Context: an optimization exercise on an open-source flow, tuned for small area, a short achievable clock period and few clock cycles per item. The choices shown serve that exercise and are no tape-out recipe.
Only simulation tests tie the RTL to the original design; equivalence was not proved.
No activity file was given, so power comes from the tool's default toggle rates.

[design/flow/design.v]
module FIFO2(CLK,
             RST,
             D_IN,
             ENQ,
             FULL_N,
             D_OUT,
             DEQ,
             EMPTY_N,
             CLR);
   parameter width = 1;
   parameter guarded = 1'b1;
   input     CLK ;
   input     RST ;
   input [width - 1 : 0] D_IN;
   input                 ENQ;
   input                 DEQ;
   input                 CLR ;
   output                FULL_N;
   output                EMPTY_N;
   output [width - 1 : 0] D_OUT;
   reg                    full_reg;
   reg                    empty_reg;
   reg [width - 1 : 0]    data0_reg;
   reg [width - 1 : 0]    data1_reg;
   assign                 FULL_N = full_reg ;
   assign                 EMPTY_N = empty_reg ;
   assign                 D_OUT = data0_reg ;
   wire                   d0di = (ENQ && ! empty_reg ) || ( ENQ && DEQ && full_reg ) ;
   wire                   d0d1 = DEQ && ! full_reg ;
   wire                   d0h = ((! DEQ) && (! ENQ )) || (!DEQ && empty_reg ) || ( ! ENQ &&full_reg) ;
   wire                   d1di = ENQ & empty_reg ;
   always@(posedge CLK )
     begin
        if (RST == 1'b0)
          begin
             empty_reg <=  1'b0;
             full_reg  <=  1'b1;
          end  
        else
          begin
             if (CLR)
               begin
                  empty_reg <=  1'b0;
                  full_reg  <=  1'b1;
               end  
             else if ( ENQ && ! DEQ )  
               begin
                  empty_reg <=  1'b1;
                  full_reg <=  ! empty_reg ;
               end
             else if ( DEQ && ! ENQ )
               begin
                  full_reg  <=  1'b1;
                  empty_reg <=  ! full_reg;
               end  
          end  
     end  
   always@(posedge CLK )
     begin
          begin
             data0_reg  <= 
                           {width{d0di}} & D_IN | {width{d0d1}} & data1_reg | {width{d0h}} & data0_reg ;
             data1_reg <= 
                          d1di ? D_IN : data1_reg ;
          end  
     end  
endmodule
module FIFOL1(CLK,
              RST,
              D_IN,
              ENQ,
              FULL_N,
              D_OUT,
              DEQ,
              EMPTY_N,
              CLR);
   parameter             width = 1;
   input                 CLK;
   input                 RST;
   input [width - 1 : 0] D_IN;
   input                 ENQ;
   input                 DEQ;
   input                 CLR ;
   output                FULL_N;
   output                 EMPTY_N;
   output [width - 1 : 0] D_OUT;
   reg                    empty_reg ;
   reg [width - 1 : 0]    D_OUT;
   assign FULL_N = !empty_reg || DEQ;
   assign EMPTY_N = empty_reg ;
   always@(posedge CLK )
     begin
        if (RST == 1'b0)
           begin
             empty_reg <=  1'b0;
           end
        else
           begin
              if (CLR)
                begin
                   empty_reg <=  1'b0;
                end
              else if (ENQ)
                begin
                   empty_reg <=  1'b1;
                end
              else if (DEQ)
                begin
                   empty_reg <=  1'b0;
                end  
           end  
     end  
   always@(posedge CLK )
     begin
          begin
              if (ENQ)
                D_OUT     <=  D_IN;
           end  
     end  
endmodule
module signedmul( a, b, c);
  parameter AWIDTH = 1;  
  parameter BWIDTH = 1;  
  input [AWIDTH - 1: 0] a;
  input [BWIDTH - 1: 0] b;
  output [AWIDTH + BWIDTH -1 : 0] c;
  assign c = $signed(a) * $signed(b);
endmodule
module mkcombo_mul(CLK,
		   RST_N,
		   ma_inputs_in1,
		   ma_inputs_in2,
		   ma_inputs_funct3,
		   ma_inputs_wordop,
		   EN_ma_inputs,
		   RDY_ma_inputs,
		   mv_ready,
		   RDY_mv_ready,
		   mv_output_valid,
		   RDY_mv_output_valid,
		   EN_mv_output,
		   mv_output,
		   RDY_mv_output);
  input  CLK;
  input  RST_N;
  input  [63 : 0] ma_inputs_in1;
  input  [63 : 0] ma_inputs_in2;
  input  [2 : 0] ma_inputs_funct3;
  input  ma_inputs_wordop;
  input  EN_ma_inputs;
  output RDY_ma_inputs;
  output mv_ready;
  output RDY_mv_ready;
  output mv_output_valid;
  output RDY_mv_output_valid;
  input  EN_mv_output;
  output [63 : 0] mv_output;
  output RDY_mv_output;
  wire [63 : 0] mv_output;
  wire RDY_ma_inputs,
       RDY_mv_output,
       RDY_mv_output_valid,
       RDY_mv_ready,
       mv_output_valid,
       mv_ready;
  reg [2 : 0] rg_fn3_0;
  wire [2 : 0] rg_fn3_0_D_IN;
  wire rg_fn3_0_EN;
  reg [64 : 0] rg_op1_0;
  wire [64 : 0] rg_op1_0_D_IN;
  wire rg_op1_0_EN;
  reg [64 : 0] rg_op2_0;
  wire [64 : 0] rg_op2_0_D_IN;
  wire rg_op2_0_EN;
  reg [63 : 0] rg_output_0;
  wire [63 : 0] rg_output_0_D_IN;
  wire rg_output_0_EN;
  reg rg_wordop_0;
  wire rg_wordop_0_D_IN, rg_wordop_0_EN;
  wire rg_valid_in_0_CLR,
       rg_valid_in_0_DEQ,
       rg_valid_in_0_D_IN,
       rg_valid_in_0_D_OUT,
       rg_valid_in_0_EMPTY_N,
       rg_valid_in_0_ENQ,
       rg_valid_in_0_FULL_N;
  wire rg_valid_out_0_CLR,
       rg_valid_out_0_DEQ,
       rg_valid_out_0_D_IN,
       rg_valid_out_0_EMPTY_N,
       rg_valid_out_0_ENQ,
       rg_valid_out_0_FULL_N;
  wire [129 : 0] signed_mul_c;
  wire [64 : 0] signed_mul_a, signed_mul_b;
  wire CAN_FIRE_RL_rl_perform_mul_0,
       CAN_FIRE_ma_inputs,
       CAN_FIRE_mv_output,
       WILL_FIRE_RL_rl_perform_mul_0,
       WILL_FIRE_ma_inputs,
       WILL_FIRE_mv_output;
  wire [63 : 0] IF_rg_fn3_0_BITS_1_TO_0_EQ_0_0_THEN_signed_mul_ETC___d14,
		default_out__h1839;
  wire [31 : 0] IF_rg_fn3_0_BITS_1_TO_0_EQ_0_0_THEN_signed_mul_ETC__q1;
  wire sign1__h2040, sign2__h2041;
  assign RDY_ma_inputs = 1'd1 ;
  assign CAN_FIRE_ma_inputs = 1'd1 ;
  assign WILL_FIRE_ma_inputs = EN_ma_inputs ;
  assign mv_ready = rg_valid_in_0_FULL_N ;
  assign RDY_mv_ready = 1'd1 ;
  assign mv_output_valid = rg_valid_out_0_EMPTY_N ;
  assign RDY_mv_output_valid = 1'd1 ;
  assign mv_output = rg_output_0 ;
  assign RDY_mv_output = 1'd1 ;
  assign CAN_FIRE_mv_output = 1'd1 ;
  assign WILL_FIRE_mv_output = EN_mv_output ;
  FIFOL1 #(.width(32'd1)) rg_valid_in_0(.RST(RST_N),
					.CLK(CLK),
					.D_IN(rg_valid_in_0_D_IN),
					.ENQ(rg_valid_in_0_ENQ),
					.DEQ(rg_valid_in_0_DEQ),
					.CLR(rg_valid_in_0_CLR),
					.D_OUT(rg_valid_in_0_D_OUT),
					.FULL_N(rg_valid_in_0_FULL_N),
					.EMPTY_N(rg_valid_in_0_EMPTY_N));
  FIFOL1 #(.width(32'd1)) rg_valid_out_0(.RST(RST_N),
					 .CLK(CLK),
					 .D_IN(rg_valid_out_0_D_IN),
					 .ENQ(rg_valid_out_0_ENQ),
					 .DEQ(rg_valid_out_0_DEQ),
					 .CLR(rg_valid_out_0_CLR),
					 .D_OUT(),
					 .FULL_N(rg_valid_out_0_FULL_N),
					 .EMPTY_N(rg_valid_out_0_EMPTY_N));
  signedmul #(.AWIDTH(32'd65), .BWIDTH(32'd65)) signed_mul(.a(signed_mul_a),
							   .b(signed_mul_b),
							   .c(signed_mul_c));
  assign CAN_FIRE_RL_rl_perform_mul_0 =
	     rg_valid_in_0_EMPTY_N && rg_valid_out_0_FULL_N ;
  assign WILL_FIRE_RL_rl_perform_mul_0 = CAN_FIRE_RL_rl_perform_mul_0 ;
  assign rg_fn3_0_D_IN = ma_inputs_funct3 ;
  assign rg_fn3_0_EN = EN_ma_inputs ;
  assign rg_op1_0_D_IN = { sign1__h2040 & ma_inputs_in1[63], ma_inputs_in1 } ;
  assign rg_op1_0_EN = EN_ma_inputs ;
  assign rg_op2_0_D_IN = { sign2__h2041 & ma_inputs_in2[63], ma_inputs_in2 } ;
  assign rg_op2_0_EN = EN_ma_inputs ;
  assign rg_output_0_D_IN =
	     rg_wordop_0 ?
	       default_out__h1839 :
	       IF_rg_fn3_0_BITS_1_TO_0_EQ_0_0_THEN_signed_mul_ETC___d14 ;
  assign rg_output_0_EN = CAN_FIRE_RL_rl_perform_mul_0 ;
  assign rg_wordop_0_D_IN = ma_inputs_wordop ;
  assign rg_wordop_0_EN = EN_ma_inputs ;
  assign rg_valid_in_0_D_IN = 1'd1 ;
  assign rg_valid_in_0_ENQ = EN_ma_inputs ;
  assign rg_valid_in_0_DEQ = CAN_FIRE_RL_rl_perform_mul_0 ;
  assign rg_valid_in_0_CLR = 1'b0 ;
  assign rg_valid_out_0_D_IN = rg_valid_in_0_D_OUT ;
  assign rg_valid_out_0_ENQ = CAN_FIRE_RL_rl_perform_mul_0 ;
  assign rg_valid_out_0_DEQ = EN_mv_output ;
  assign rg_valid_out_0_CLR = 1'b0 ;
  assign signed_mul_a = rg_op1_0 ;
  assign signed_mul_b = rg_op2_0 ;
  assign IF_rg_fn3_0_BITS_1_TO_0_EQ_0_0_THEN_signed_mul_ETC___d14 =
	     (rg_fn3_0[1:0] == 2'd0) ?
	       signed_mul_c[63:0] :
	       signed_mul_c[127:64] ;
  assign IF_rg_fn3_0_BITS_1_TO_0_EQ_0_0_THEN_signed_mul_ETC__q1 =
	     IF_rg_fn3_0_BITS_1_TO_0_EQ_0_0_THEN_signed_mul_ETC___d14[31:0] ;
  assign default_out__h1839 =
	     { {32{IF_rg_fn3_0_BITS_1_TO_0_EQ_0_0_THEN_signed_mul_ETC__q1[31]}},
	       IF_rg_fn3_0_BITS_1_TO_0_EQ_0_0_THEN_signed_mul_ETC__q1 } ;
  assign sign1__h2040 = ma_inputs_funct3[1] ^ ma_inputs_funct3[0] ;
  assign sign2__h2041 = ma_inputs_funct3[1:0] == 2'd1 ;
  always@(posedge CLK)
  begin
    if (RST_N == 1'b0)
      begin
        rg_fn3_0 <=  3'd0;
	rg_op1_0 <=  65'd0;
	rg_op2_0 <=  65'd0;
	rg_output_0 <=  64'd0;
	rg_wordop_0 <=  1'd0;
      end
    else
      begin
        if (rg_fn3_0_EN) rg_fn3_0 <=  rg_fn3_0_D_IN;
	if (rg_op1_0_EN) rg_op1_0 <=  rg_op1_0_D_IN;
	if (rg_op2_0_EN) rg_op2_0 <=  rg_op2_0_D_IN;
	if (rg_output_0_EN)
	  rg_output_0 <=  rg_output_0_D_IN;
	if (rg_wordop_0_EN)
	  rg_wordop_0 <=  rg_wordop_0_D_IN;
      end
  end
endmodule   
module mkrestoring_div(CLK,
		       RST_N,
		       ma_inputs_in1,
		       ma_inputs_in2,
		       ma_inputs_funct3,
		       ma_inputs_wordop,
		       EN_ma_inputs,
		       RDY_ma_inputs,
		       mv_ready,
		       RDY_mv_ready,
		       mv_output_valid,
		       RDY_mv_output_valid,
		       EN_mv_output,
		       mv_output,
		       RDY_mv_output);
  parameter [63 : 0] hartid = 64'b0;
  input  CLK;
  input  RST_N;
  input  [63 : 0] ma_inputs_in1;
  input  [63 : 0] ma_inputs_in2;
  input  [2 : 0] ma_inputs_funct3;
  input  ma_inputs_wordop;
  input  EN_ma_inputs;
  output RDY_ma_inputs;
  output mv_ready;
  output RDY_mv_ready;
  output mv_output_valid;
  output RDY_mv_output_valid;
  input  EN_mv_output;
  output [63 : 0] mv_output;
  output RDY_mv_output;
  wire [63 : 0] mv_output;
  wire RDY_ma_inputs,
       RDY_mv_output,
       RDY_mv_output_valid,
       RDY_mv_ready,
       mv_output_valid,
       mv_ready;
  reg [128 : 0] partial;
  wire [128 : 0] partial_D_IN;
  wire partial_EN;
  reg quotient_remainder;
  wire quotient_remainder_D_IN, quotient_remainder_EN;
  reg rg_complement;
  wire rg_complement_D_IN, rg_complement_EN;
  reg [5 : 0] rg_count;
  wire [5 : 0] rg_count_D_IN;
  wire rg_count_EN;
  reg [63 : 0] rg_in1;
  wire [63 : 0] rg_in1_D_IN;
  wire rg_in1_EN;
  reg [63 : 0] rg_op2;
  wire [63 : 0] rg_op2_D_IN;
  wire rg_op2_EN;
  reg [63 : 0] rg_result;
  wire [63 : 0] rg_result_D_IN;
  wire rg_result_EN;
  reg rg_sign_op1;
  wire rg_sign_op1_D_IN, rg_sign_op1_EN;
  reg rg_upperbits;
  wire rg_upperbits_D_IN, rg_upperbits_EN;
  reg rg_valid;
  wire rg_valid_D_IN, rg_valid_EN;
  reg rg_wordop;
  wire rg_wordop_D_IN, rg_wordop_EN;
  wire CAN_FIRE_RL_single_step_div,
       CAN_FIRE_ma_inputs,
       CAN_FIRE_mv_output,
       WILL_FIRE_RL_single_step_div,
       WILL_FIRE_ma_inputs,
       WILL_FIRE_mv_output;
  wire [128 : 0] MUX_partial_write_1__VAL_1, MUX_partial_write_1__VAL_2;
  wire [5 : 0] MUX_rg_count_write_1__VAL_1;
  wire MUX_rg_valid_write_1__SEL_1;
  wire [64 : 0] IF_partial_BITS_126_TO_63_ULT_rg_op2_0_THEN_pa_ETC___d16,
		SEXT_INV_rg_op2_2_PLUS_1_3___d14,
		remainder__h509,
		sub__h511,
		sub__h522,
		upper__h436;
  wire [63 : 0] IF_ma_inputs_wordop_THEN_IF_ma_inputs_funct3_B_ETC___d71,
		IF_ma_inputs_wordop_THEN_IF_ma_inputs_funct3_B_ETC___d83,
		IF_quotient_remainder_6_THEN_rg_in1_7_ELSE_184_ETC___d38,
		IF_rg_upperbits_2_AND_rg_complement_3_4_AND_NO_ETC___d58,
		_theResult___fst__h1263,
		_theResult___snd__h1264,
		lower__h437,
		op1__h1122,
		product__h846,
		product__h921,
		reslt___1__h1031,
		reslt__h919,
		t1__h1167,
		t2__h1168,
		x__h560;
  wire [31 : 0] IF_quotient_remainder_6_THEN_rg_in1_7_ELSE_184_ETC__q4,
		IF_rg_upperbits_2_AND_rg_complement_3_4_AND_NO_ETC__q3,
		ma_inputs_in1_BITS_31_TO_0__q1,
		ma_inputs_in2_BITS_31_TO_0__q2;
  wire [5 : 0] x__h719;
  wire IF_partial_BITS_126_TO_63_ULT_rg_op2_0_THEN_pa_ETC___d20,
       IF_quotient_remainder_6_THEN_partial_BITS_127__ETC___d50,
       partial_BITS_126_TO_63_ULT_rg_op2___d10,
       x__h1345,
       x__h1381;
  assign RDY_ma_inputs = 1'd1 ;
  assign CAN_FIRE_ma_inputs = 1'd1 ;
  assign WILL_FIRE_ma_inputs = EN_ma_inputs ;
  assign mv_ready = rg_count == 6'd0 && !rg_valid ;
  assign RDY_mv_ready = 1'd1 ;
  assign mv_output_valid = rg_valid ;
  assign RDY_mv_output_valid = 1'd1 ;
  assign mv_output = rg_result ;
  assign RDY_mv_output = 1'd1 ;
  assign CAN_FIRE_mv_output = 1'd1 ;
  assign WILL_FIRE_mv_output = EN_mv_output ;
  assign CAN_FIRE_RL_single_step_div = rg_count != 6'd0 && !rg_valid ;
  assign WILL_FIRE_RL_single_step_div = CAN_FIRE_RL_single_step_div ;
  assign MUX_rg_valid_write_1__SEL_1 =
	     WILL_FIRE_RL_single_step_div &&
	     (rg_op2 == 64'd0 || rg_count == 6'd33) ;
  assign MUX_partial_write_1__VAL_1 = { upper__h436, lower__h437 } ;
  assign MUX_partial_write_1__VAL_2 = { 65'd0, op1__h1122 } ;
  assign MUX_rg_count_write_1__VAL_1 =
	     (rg_op2 == 64'd0 || rg_count == 6'd33) ? 6'd0 : x__h719 ;
  assign partial_D_IN =
	     WILL_FIRE_RL_single_step_div ?
	       MUX_partial_write_1__VAL_1 :
	       MUX_partial_write_1__VAL_2 ;
  assign partial_EN = WILL_FIRE_RL_single_step_div || EN_ma_inputs ;
  assign quotient_remainder_D_IN = ma_inputs_funct3[1] ;
  assign quotient_remainder_EN = EN_ma_inputs ;
  assign rg_complement_D_IN =
	     (ma_inputs_funct3 == 3'd4) ?
	       IF_ma_inputs_wordop_THEN_IF_ma_inputs_funct3_B_ETC___d71[63] ^
	       IF_ma_inputs_wordop_THEN_IF_ma_inputs_funct3_B_ETC___d83[63] :
	       ma_inputs_funct3 == 3'd6 ;
  assign rg_complement_EN = EN_ma_inputs ;
  assign rg_count_D_IN =
	     WILL_FIRE_RL_single_step_div ?
	       MUX_rg_count_write_1__VAL_1 :
	       x__h719 ;
  assign rg_count_EN = EN_ma_inputs || WILL_FIRE_RL_single_step_div ;
  assign rg_in1_D_IN = ma_inputs_in1 ;
  assign rg_in1_EN = EN_ma_inputs ;
  assign rg_op2_D_IN =
	     (t2__h1168 ^
	      IF_ma_inputs_wordop_THEN_IF_ma_inputs_funct3_B_ETC___d83) +
	     { 63'd0, x__h1381 } ;
  assign rg_op2_EN = EN_ma_inputs ;
  assign rg_result_D_IN = (rg_op2 == 64'd0) ? product__h846 : product__h921 ;
  assign rg_result_EN = MUX_rg_valid_write_1__SEL_1 ;
  assign rg_sign_op1_D_IN =
	     IF_ma_inputs_wordop_THEN_IF_ma_inputs_funct3_B_ETC___d71[63] ;
  assign rg_sign_op1_EN = EN_ma_inputs ;
  assign rg_upperbits_D_IN = ma_inputs_funct3[1] ;
  assign rg_upperbits_EN = EN_ma_inputs ;
  assign rg_valid_D_IN = MUX_rg_valid_write_1__SEL_1 ;
  assign rg_valid_EN =
	     WILL_FIRE_RL_single_step_div &&
	     (rg_op2 == 64'd0 || rg_count == 6'd33) ||
	     EN_mv_output ;
  assign rg_wordop_D_IN = ma_inputs_wordop ;
  assign rg_wordop_EN = EN_ma_inputs ;
  assign IF_ma_inputs_wordop_THEN_IF_ma_inputs_funct3_B_ETC___d71 =
	     ma_inputs_wordop ? _theResult___fst__h1263 : ma_inputs_in1 ;
  assign IF_ma_inputs_wordop_THEN_IF_ma_inputs_funct3_B_ETC___d83 =
	     ma_inputs_wordop ? _theResult___snd__h1264 : ma_inputs_in2 ;
  assign IF_partial_BITS_126_TO_63_ULT_rg_op2_0_THEN_pa_ETC___d16 =
	     partial_BITS_126_TO_63_ULT_rg_op2___d10 ?
	       partial[127:63] :
	       sub__h522 ;
  assign IF_partial_BITS_126_TO_63_ULT_rg_op2_0_THEN_pa_ETC___d20 =
	     { IF_partial_BITS_126_TO_63_ULT_rg_op2_0_THEN_pa_ETC___d16[62:0],
	       partial[62] } <
	     rg_op2 ;
  assign IF_quotient_remainder_6_THEN_partial_BITS_127__ETC___d50 =
	     reslt__h919[63] == rg_sign_op1 ;
  assign IF_quotient_remainder_6_THEN_rg_in1_7_ELSE_184_ETC___d38 =
	     quotient_remainder ? rg_in1 : 64'hFFFFFFFFFFFFFFFF ;
  assign IF_quotient_remainder_6_THEN_rg_in1_7_ELSE_184_ETC__q4 =
	     IF_quotient_remainder_6_THEN_rg_in1_7_ELSE_184_ETC___d38[31:0] ;
  assign IF_rg_upperbits_2_AND_rg_complement_3_4_AND_NO_ETC___d58 =
	     (rg_upperbits && rg_complement &&
	      !IF_quotient_remainder_6_THEN_partial_BITS_127__ETC___d50 ||
	      rg_complement && !rg_upperbits) ?
	       reslt___1__h1031 :
	       reslt__h919 ;
  assign IF_rg_upperbits_2_AND_rg_complement_3_4_AND_NO_ETC__q3 =
	     IF_rg_upperbits_2_AND_rg_complement_3_4_AND_NO_ETC___d58[31:0] ;
  assign SEXT_INV_rg_op2_2_PLUS_1_3___d14 = { x__h560[63], x__h560 } ;
  assign _theResult___fst__h1263 =
	     ma_inputs_funct3[0] ?
	       { 32'd0, ma_inputs_in1[31:0] } :
	       { {32{ma_inputs_in1_BITS_31_TO_0__q1[31]}},
		 ma_inputs_in1_BITS_31_TO_0__q1 } ;
  assign _theResult___snd__h1264 =
	     ma_inputs_funct3[0] ?
	       { 32'd0, ma_inputs_in2[31:0] } :
	       { {32{ma_inputs_in2_BITS_31_TO_0__q2[31]}},
		 ma_inputs_in2_BITS_31_TO_0__q2 } ;
  assign lower__h437 =
	     { partial[61:0],
	       !partial_BITS_126_TO_63_ULT_rg_op2___d10,
	       !IF_partial_BITS_126_TO_63_ULT_rg_op2_0_THEN_pa_ETC___d20 } ;
  assign ma_inputs_in1_BITS_31_TO_0__q1 = ma_inputs_in1[31:0] ;
  assign ma_inputs_in2_BITS_31_TO_0__q2 = ma_inputs_in2[31:0] ;
  assign op1__h1122 =
	     (t1__h1167 ^
	      IF_ma_inputs_wordop_THEN_IF_ma_inputs_funct3_B_ETC___d71) +
	     { 63'd0, x__h1345 } ;
  assign partial_BITS_126_TO_63_ULT_rg_op2___d10 = partial[126:63] < rg_op2 ;
  assign product__h846 =
	     rg_wordop ?
	       { {32{IF_quotient_remainder_6_THEN_rg_in1_7_ELSE_184_ETC__q4[31]}},
		 IF_quotient_remainder_6_THEN_rg_in1_7_ELSE_184_ETC__q4 } :
	       IF_quotient_remainder_6_THEN_rg_in1_7_ELSE_184_ETC___d38 ;
  assign product__h921 =
	     rg_wordop ?
	       { {32{IF_rg_upperbits_2_AND_rg_complement_3_4_AND_NO_ETC__q3[31]}},
		 IF_rg_upperbits_2_AND_rg_complement_3_4_AND_NO_ETC__q3 } :
	       IF_rg_upperbits_2_AND_rg_complement_3_4_AND_NO_ETC___d58 ;
  assign remainder__h509 =
	     { IF_partial_BITS_126_TO_63_ULT_rg_op2_0_THEN_pa_ETC___d16[63:0],
	       partial[62] } ;
  assign reslt___1__h1031 = ~reslt__h919 + 64'd1 ;
  assign reslt__h919 = quotient_remainder ? partial[127:64] : partial[63:0] ;
  assign sub__h511 = remainder__h509 + SEXT_INV_rg_op2_2_PLUS_1_3___d14 ;
  assign sub__h522 = partial[127:63] + SEXT_INV_rg_op2_2_PLUS_1_3___d14 ;
  assign t1__h1167 = {64{x__h1345}} ;
  assign t2__h1168 = {64{x__h1381}} ;
  assign upper__h436 =
	     IF_partial_BITS_126_TO_63_ULT_rg_op2_0_THEN_pa_ETC___d20 ?
	       remainder__h509 :
	       sub__h511 ;
  assign x__h1345 =
	     ma_inputs_funct3[2] && !ma_inputs_funct3[0] &&
	     IF_ma_inputs_wordop_THEN_IF_ma_inputs_funct3_B_ETC___d71[63] ;
  assign x__h1381 =
	     ma_inputs_funct3[2] && !ma_inputs_funct3[0] &&
	     IF_ma_inputs_wordop_THEN_IF_ma_inputs_funct3_B_ETC___d83[63] ;
  assign x__h560 = ~rg_op2 + 64'd1 ;
  assign x__h719 = rg_count + 6'd1 ;
  always@(posedge CLK)
  begin
    if (RST_N == 1'b0)
      begin
        partial <=  129'd0;
	quotient_remainder <=  1'd0;
	rg_complement <=  1'd0;
	rg_count <=  6'd0;
	rg_in1 <=  64'd0;
	rg_op2 <=  64'd0;
	rg_result <=  64'd0;
	rg_sign_op1 <=  1'd0;
	rg_upperbits <=  1'd0;
	rg_valid <=  1'd0;
	rg_wordop <=  1'd0;
      end
    else
      begin
        if (partial_EN) partial <=  partial_D_IN;
	if (quotient_remainder_EN)
	  quotient_remainder <=  quotient_remainder_D_IN;
	if (rg_complement_EN)
	  rg_complement <=  rg_complement_D_IN;
	if (rg_count_EN) rg_count <=  rg_count_D_IN;
	if (rg_in1_EN) rg_in1 <=  rg_in1_D_IN;
	if (rg_op2_EN) rg_op2 <=  rg_op2_D_IN;
	if (rg_result_EN) rg_result <=  rg_result_D_IN;
	if (rg_sign_op1_EN)
	  rg_sign_op1 <=  rg_sign_op1_D_IN;
	if (rg_upperbits_EN)
	  rg_upperbits <=  rg_upperbits_D_IN;
	if (rg_valid_EN) rg_valid <=  rg_valid_D_IN;
	if (rg_wordop_EN) rg_wordop <=  rg_wordop_D_IN;
      end
  end
endmodule   
module mkmbox(CLK,
	      RST_N,
	      ma_inputs_inputs,
	      EN_ma_inputs,
	      RDY_ma_inputs,
	      mv_ready,
	      RDY_mv_ready,
	      tx_output_notFull_b,
	      tx_output_enq_rdy_b,
	      tx_output_enq_ena,
	      tx_output_enq_data);
  parameter [63 : 0] hartid = 64'b0;
  input  CLK;
  input  RST_N;
  input  [131 : 0] ma_inputs_inputs;
  input  EN_ma_inputs;
  output RDY_ma_inputs;
  output [1 : 0] mv_ready;
  output RDY_mv_ready;
  input  tx_output_notFull_b;
  input  tx_output_enq_rdy_b;
  output tx_output_enq_ena;
  output [63 : 0] tx_output_enq_data;
  wire [63 : 0] tx_output_enq_data;
  wire [1 : 0] mv_ready;
  wire RDY_ma_inputs, RDY_mv_ready, tx_output_enq_ena;
  wire tx_mbox_out_w_ena_whas;
  wire [63 : 0] div__ma_inputs_in1, div__ma_inputs_in2, div__mv_output;
  wire [2 : 0] div__ma_inputs_funct3;
  wire div__EN_ma_inputs,
       div__EN_mv_output,
       div__ma_inputs_wordop,
       div__mv_output_valid,
       div__mv_ready;
  wire ff_ordering_CLR,
       ff_ordering_DEQ,
       ff_ordering_D_IN,
       ff_ordering_D_OUT,
       ff_ordering_EMPTY_N,
       ff_ordering_ENQ,
       ff_ordering_FULL_N;
  wire [63 : 0] mul__ma_inputs_in1, mul__ma_inputs_in2, mul__mv_output;
  wire [2 : 0] mul__ma_inputs_funct3;
  wire mul__EN_ma_inputs,
       mul__EN_mv_output,
       mul__ma_inputs_wordop,
       mul__mv_output_valid,
       mul__mv_ready;
  wire CAN_FIRE_RL_rl_capture_output,
       CAN_FIRE_RL_rl_fifo_full,
       CAN_FIRE_ma_inputs,
       CAN_FIRE_tx_output_enq_rdy,
       CAN_FIRE_tx_output_notFull,
       WILL_FIRE_RL_rl_capture_output,
       WILL_FIRE_RL_rl_fifo_full,
       WILL_FIRE_ma_inputs,
       WILL_FIRE_tx_output_enq_rdy,
       WILL_FIRE_tx_output_notFull;
  assign RDY_ma_inputs = 1'd1 ;
  assign CAN_FIRE_ma_inputs = 1'd1 ;
  assign WILL_FIRE_ma_inputs = EN_ma_inputs ;
  assign mv_ready =
	     { mul__mv_ready && ff_ordering_FULL_N,
	       div__mv_ready && ff_ordering_FULL_N } ;
  assign RDY_mv_ready = 1'd1 ;
  assign CAN_FIRE_tx_output_notFull = 1'd1 ;
  assign WILL_FIRE_tx_output_notFull = 1'd1 ;
  assign CAN_FIRE_tx_output_enq_rdy = 1'd1 ;
  assign WILL_FIRE_tx_output_enq_rdy = 1'd1 ;
  assign tx_output_enq_ena = tx_mbox_out_w_ena_whas ;
  assign tx_output_enq_data =
	     ff_ordering_D_OUT ? mul__mv_output : div__mv_output ;
  mkrestoring_div #(.hartid(hartid)) div_(.CLK(CLK),
					  .RST_N(RST_N),
					  .ma_inputs_funct3(div__ma_inputs_funct3),
					  .ma_inputs_in1(div__ma_inputs_in1),
					  .ma_inputs_in2(div__ma_inputs_in2),
					  .ma_inputs_wordop(div__ma_inputs_wordop),
					  .EN_ma_inputs(div__EN_ma_inputs),
					  .EN_mv_output(div__EN_mv_output),
					  .RDY_ma_inputs(),
					  .mv_ready(div__mv_ready),
					  .RDY_mv_ready(),
					  .mv_output_valid(div__mv_output_valid),
					  .RDY_mv_output_valid(),
					  .mv_output(div__mv_output),
					  .RDY_mv_output());
  FIFO2 #(.width(32'd1), .guarded(1'd0)) ff_ordering(.RST(RST_N),
						     .CLK(CLK),
						     .D_IN(ff_ordering_D_IN),
						     .ENQ(ff_ordering_ENQ),
						     .DEQ(ff_ordering_DEQ),
						     .CLR(ff_ordering_CLR),
						     .D_OUT(ff_ordering_D_OUT),
						     .FULL_N(ff_ordering_FULL_N),
						     .EMPTY_N(ff_ordering_EMPTY_N));
  mkcombo_mul mul_(.CLK(CLK),
		   .RST_N(RST_N),
		   .ma_inputs_funct3(mul__ma_inputs_funct3),
		   .ma_inputs_in1(mul__ma_inputs_in1),
		   .ma_inputs_in2(mul__ma_inputs_in2),
		   .ma_inputs_wordop(mul__ma_inputs_wordop),
		   .EN_ma_inputs(mul__EN_ma_inputs),
		   .EN_mv_output(mul__EN_mv_output),
		   .RDY_ma_inputs(),
		   .mv_ready(mul__mv_ready),
		   .RDY_mv_ready(),
		   .mv_output_valid(mul__mv_output_valid),
		   .RDY_mv_output_valid(),
		   .mv_output(mul__mv_output),
		   .RDY_mv_output());
  assign CAN_FIRE_RL_rl_fifo_full = !tx_output_notFull_b ;
  assign WILL_FIRE_RL_rl_fifo_full = CAN_FIRE_RL_rl_fifo_full ;
  assign CAN_FIRE_RL_rl_capture_output =
	     tx_output_enq_rdy_b && ff_ordering_EMPTY_N ;
  assign WILL_FIRE_RL_rl_capture_output = CAN_FIRE_RL_rl_capture_output ;
  assign tx_mbox_out_w_ena_whas =
	     WILL_FIRE_RL_rl_capture_output &&
	     (ff_ordering_D_OUT && mul__mv_output_valid ||
	      !ff_ordering_D_OUT && div__mv_output_valid) ;
  assign div__ma_inputs_funct3 = ma_inputs_inputs[2:0] ;
  assign div__ma_inputs_in1 = ma_inputs_inputs[130:67] ;
  assign div__ma_inputs_in2 = ma_inputs_inputs[66:3] ;
  assign div__ma_inputs_wordop = ma_inputs_inputs[131] ;
  assign div__EN_ma_inputs = EN_ma_inputs && ma_inputs_inputs[2] ;
  assign div__EN_mv_output =
	     WILL_FIRE_RL_rl_capture_output && !ff_ordering_D_OUT &&
	     div__mv_output_valid ;
  assign ff_ordering_D_IN = !ma_inputs_inputs[2] ;
  assign ff_ordering_ENQ = EN_ma_inputs ;
  assign ff_ordering_DEQ = tx_mbox_out_w_ena_whas ;
  assign ff_ordering_CLR = 1'b0 ;
  assign mul__ma_inputs_funct3 = ma_inputs_inputs[2:0] ;
  assign mul__ma_inputs_in1 = ma_inputs_inputs[130:67] ;
  assign mul__ma_inputs_in2 = ma_inputs_inputs[66:3] ;
  assign mul__ma_inputs_wordop = ma_inputs_inputs[131] ;
  assign mul__EN_ma_inputs = EN_ma_inputs && !ma_inputs_inputs[2] ;
  assign mul__EN_mv_output =
	     WILL_FIRE_RL_rl_capture_output && ff_ordering_D_OUT &&
	     mul__mv_output_valid ;
endmodule   
[design/flow/run.sh]
#!/bin/bash
# synth_recipe.tcl (not shown) runs the flow's synth.tcl, then flattens the netlist and writes it again
# the make line also repeats each setting of config.mk as NAME=value (left out here)
make -C /OpenROAD-flow-scripts/flow DESIGN_CONFIG=/design/flow/config.mk WORK_HOME=/design/flow/orfs CLKGATE_MAP_FILE= SYNTH_SCRIPT=/design/flow/synth_recipe.tcl finish
[design/flow/config.mk]
export PLATFORM = sky130hd
export DESIGN_NAME = mkmbox
export DESIGN_NICKNAME = mkmbox
export VERILOG_FILES = /design/flow/design.v
export SDC_FILE = /design/flow/constraint.sdc
export NUM_CORES = 4
export LEC_CHECK = 0
export CAP_MARGIN = 20
export CORE_MARGIN = 2
export CORE_UTILIZATION = 40
export SLEW_MARGIN = 20
[design/flow/constraint.sdc]
create_clock -name core_clock -period 11.0 [get_ports {CLK}]
set_input_delay 2.2000 -clock core_clock [delete_from_list [all_inputs] [get_ports {CLK}]]
set_output_delay 2.2000 -clock core_clock [all_outputs]
set_load 0.01 [all_outputs]
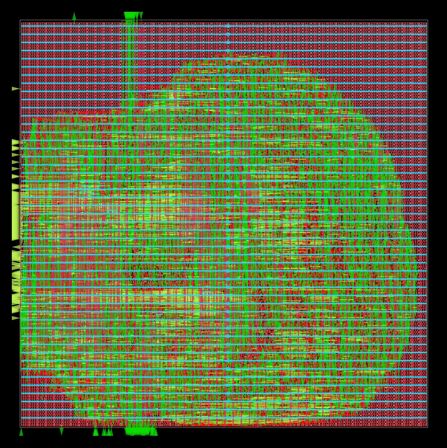
final_all.png
final design area excluding fillers: 195900 um2
num ports: 206
Non-Filler Instances: 26459

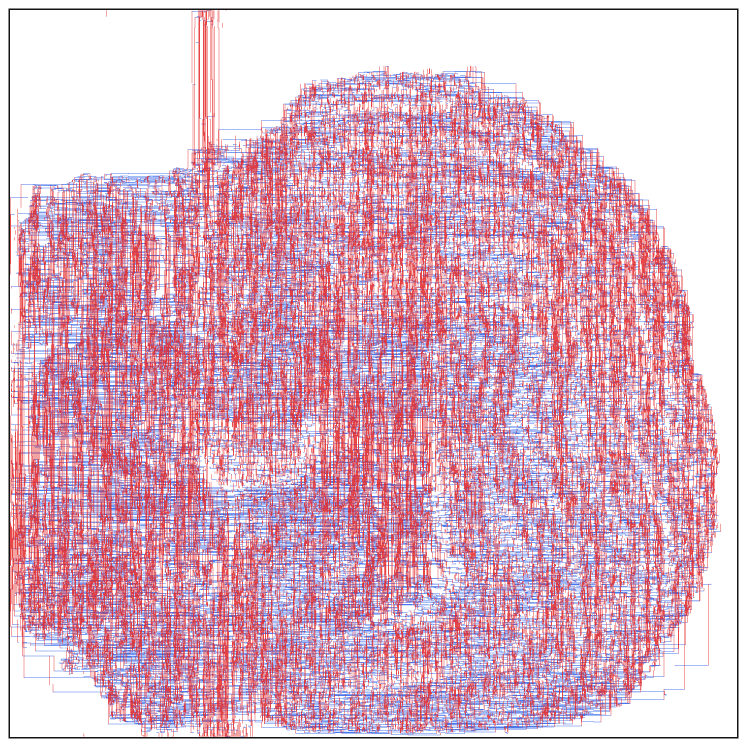
metal_stack.png
Two of the layers only.
red -> met2  # wire length 300 mm
blue -> met1  # wire length 261 mm

==> qor.log <==
INFO  run_status     outcome=timing/DRC/antenna clean
INFO  routing        drt-vias-per-instance=5.355
INFO  logic_synthesis synth.yosys.warnings=4
INFO  logic_synthesis synth_area_leaders=sky130_fd_sc_hd__fa_1 49%, sky130_fd_sc_hd__inv_1 8.7%, sky130_fd_sc_hd__and2_1 7.3%
INFO  die            floorplan.die_area=461400um2
INFO  clock_network  clock_path_buffers=3
INFO  final_layout   largest_register_ff_count=128
INFO  worst_setup_path critical_path.endpoint_type=register
INFO  clock_network  cts_tree=done
INFO  final_layout   final_layout_size_suffix_gt1_share=5.388%
INFO  clock_network  clk_latency=0.72ns
INFO  logic_synthesis post_synth_instance_area=182400um2
INFO  routing        drt-wirelength-per-cell=24.45um
INFO  logic_synthesis synth.ff_latch_count=534
INFO  worst_setup_path cp.arrival=11.26ns
INFO  job            number_of_maximum_capacitance_violations=0
INFO  timing         report.final.slew_viol_count=0
INFO  die            starting_density_of_the_core=40.23%
INFO  clock_network  cts_made_buffers=69
INFO  placed_design  buffer_ports.inserted=202
INFO  worst_hold_path holdCritPathClass=reg2reg
INFO  timing         post_route_minimum_period=10.63ns
INFO  final_layout   n_fill_cell=44812
INFO  worst_setup_path critical_path.startpoint_type=register
INFO  placed_design  dpl_worst_slack=0.2001ns
INFO  clock_network  clock_sink_count=534
INFO  routing        final_wirelength=646.9mm
INFO  timing         setup_viol=0
INFO  worst_setup_path worst_path_required_time=11.64ns
INFO  clock_network  cts_hold_buf=0
INFO  timing         report.final.hold_viol_count=0
INFO  routing        detail_route.iter0.violations=11327
INFO  placed_design  detailedPlacementHpwl=547.4mm
INFO  die            row_count=247
INFO  timing         fin_crit_sh=96.59%
INFO  logic_synthesis syn-mean-instance-area=8.769um2
INFO  timing         finalWorstSetupSlack=0.3747ns
INFO  timing         fin_setup_tns=0ns
INFO  final_layout   largestRegisters=div_.partial: 128 flops, mul_.rg_op1_0: 65 flops, mul_.rg_op2_0: 65 flops
INFO  final_layout   finalCoreUtilization=43.21%
INFO  timing         worst_clock_skew=0.06095ns
INFO  worst_hold_path worstHoldPathCells=2
INFO  grt            grt_start_max_net_pins=134
INFO  die            die_w=679.2um
INFO  routing        first_pass_iters=7
INFO  timing         slew_headroom=20.11%
INFO  worst_setup_path worst-setup-path-type=reg2reg
INFO  grt            antenna_found_initial=56
INFO  pwr            vdd_ir_drop_max=0.1793mV
INFO  logic_synthesis netlist.top_cell.by_area=sky130_fd_sc_hd__fa_1
INFO  worst_setup_path cp_slowest_stage_delay=0.60ns
INFO  routing        postRouteAntennaNets=0
INFO  routing        detail_route.drc_violations=0
INFO  grt            gr-usage-all-layers=28.45%
INFO  final_layout   final_nets=25720
INFO  clock_network  clock-root-buffer=sky130_fd_sc_hd__clkbuf_16
INFO  placed_design  dp.cells=26301
INFO  logic_synthesis most_used_dff_post_synth=sky130_fd_sc_hd__dfxtp_1
INFO  logic_synthesis async_reset_ff_share=0%
INFO  worst_setup_path rr_worst_depth=32
INFO  routing        vias=141690
INFO  worst_hold_path min_to=div_.rg_result[45]
Testbench counts, summed over its fixed seeds: cycles 27,755, items 1,600.
[metrics by stage]
step                      power [mW]  instance area (um2)
after floorplan                11.19               182400
after global placement         17.00               193200
after detailed placement       16.91               193200
after CTS                      19.63               195700
after global routing           21.06               195800
final                          19.80               195900
[critical path: cells and delay by family, from the launching register on]
family	cells	cell delay, ns
AO/OA/AOI/OAI	7	1.87
adder cells (fa/ha/maj)	11	5.62
buffers and inverters	10	1.24
flip-flops	1	0.55
AND/OR/NAND/NOR	4	1.19
[final cells by class]
type	count	area, um2	area share [%]
antenna	30	75.07	0.03832
multi-input combinational	14711	150900	77.02
timing repair buffer	875	8270	4.222
clock inverter	35	549.3	0.2804
clock buffer	88	1919	0.9798
sequential	534	10910	5.567
inverter	4210	15810	8.073
tap	5976	7477	3.817
[kinds of logic after synthesis]
family	share of synthesized area (%)
DFF	5.867
other	0.002056
muxes	0.9351
buffers and inverters	11.49
AOI/OAI and AO/OA	7.495
adders and majority gates	53.95
and+or+nand+nor	17.57
xor gates and xnor gates	2.695
[report_power, final]
group | total, mW | internal, mW | switching, mW
logic | 14.6 | 5.50 | 9.06
registers | 2.63 | 2.13 | 0.500
clock network | 2.60 | 1.47 | 1.12
[worst max-delay path by stage]
stage | end | start | slack (ns) | cells past startpoint
final | mul_.rg_output_0[63] | mul_.rg_op1_0[64] | 0.37 | 32
after global routing | mul_.rg_output_0[63] | mul_.rg_op1_0[64] | -0.06 | 31
after CTS | mul_.rg_output_0[63] | mul_.rg_op1_0[64] | 0.12 | 31
after detailed placement | mul_.rg_output_0[63] | mul_.rg_op1_0[64] | 0.20 | 31
after global placement | mul_.rg_output_0[63] | mul_.rg_op1_0[64] | 0.15 | 31
after floorplan | mul_.rg_output_0[63] | mul_.rg_op1_0[64] | 0.14 | 32
[metal layers]
metal	wire, um	track usage, %	vias up	part of all wire, %
met5	106	0	-	0.016
met4	35050	12.51	18	5.4
met3	51030	5.044	1078	7.9
met2	300100	46.37	5159	46
met1	260700	37.17	74261	40
li1	-	-	61174	-
[placed cells by master, fill, tap and decap left out, types with 23 or more instances in the layout]
cell type / synthesis / routed
sky130_fd_sc_hd__nand2_1: 3073 / 3068
sky130_fd_sc_hd__diode_2: 0 / 30
sky130_fd_sc_hd__mux2_2: 85 / 85
sky130_fd_sc_hd__o211ai_1: 45 / 45
sky130_fd_sc_hd__nor2_1: 591 / 583
sky130_fd_sc_hd__o31ai_1: 35 / 35
sky130_fd_sc_hd__nand3_1: 122 / 122
sky130_fd_sc_hd__a31oi_1: 41 / 41
sky130_fd_sc_hd__o2111ai_1: 23 / 23
sky130_fd_sc_hd__o21bai_1: 61 / 61
sky130_fd_sc_hd__a211oi_1: 105 / 104
sky130_fd_sc_hd__nand2b_1: 56 / 55
sky130_fd_sc_hd__dfxtp_2: 0 / 116
sky130_fd_sc_hd__inv_1: 4208 / 4206
sky130_fd_sc_hd__o22ai_1: 25 / 25
sky130_fd_sc_hd__mux2i_1: 72 / 72
sky130_fd_sc_hd__clkdlybuf4s50_1: 0 / 200
sky130_fd_sc_hd__xnor2_1: 411 / 411
sky130_fd_sc_hd__nor2b_1: 97 / 95
sky130_fd_sc_hd__ha_1: 712 / 712
sky130_fd_sc_hd__o21ai_0: 396 / 395
sky130_fd_sc_hd__and3_1: 45 / 45
sky130_fd_sc_hd__a311oi_1: 39 / 39
sky130_fd_sc_hd__a21o_1: 206 / 206
sky130_fd_sc_hd__a221oi_1: 23 / 23
sky130_fd_sc_hd__o221ai_1: 37 / 37
sky130_fd_sc_hd__a21oi_1: 931 / 929
sky130_fd_sc_hd__and2_1: 2133 / 2131
sky130_fd_sc_hd__or3_1: 50 / 50
sky130_fd_sc_hd__nor4_1: 38 / 38
sky130_fd_sc_hd__dfxtp_1: 533 / 401
sky130_fd_sc_hd__a222oi_1: 36 / 36
sky130_fd_sc_hd__nor3_1: 146 / 144
sky130_fd_sc_hd__clkbuf_16: 0 / 70
sky130_fd_sc_hd__xor2_1: 147 / 147
sky130_fd_sc_hd__fa_1: 4470 / 4468
sky130_fd_sc_hd__buf_4: 5 / 579
sky130_fd_sc_hd__o21a_1: 39 / 39
sky130_fd_sc_hd__buf_12: 0 / 96
sky130_fd_sc_hd__nand4_1: 119 / 119
[timing repair]
item                                    CTS  global route
endpoints found under the setup margin    0            17
buffers inserted                          0             4
gates resized for setup                   0            14

==> static timing again, ports no longer ideal <==
No port has a modelled driver above. Below, the same layout with a new extraction and two added sets of constraints.
Step 1 sets driving cells, clkbuf_16 on the clock port and buf_2 on the other inputs (assumed; they add their load-dependent delay and slew).
Step 2, shift: input delay + t, output delay - t, t = (earliest + latest rising clock arrival at the registers) / 2. This alone moves slack from input paths to output paths.
Slacks: ideal / step 1 / step 2; pairs: ideal / step 1.
t (ns): 0.785
setup slack, ns: 0.375 / 0.375 / 0.375
clock arrival spread, ns: 0.065 / 0.066
slew at the worst register clock pin (ns): 0.08 / 0.08
After both steps setup and hold are still met in this run. For this run, drivers alone change the setup slack by 0.000 ns; drivers and shift together by 0.000 ns.
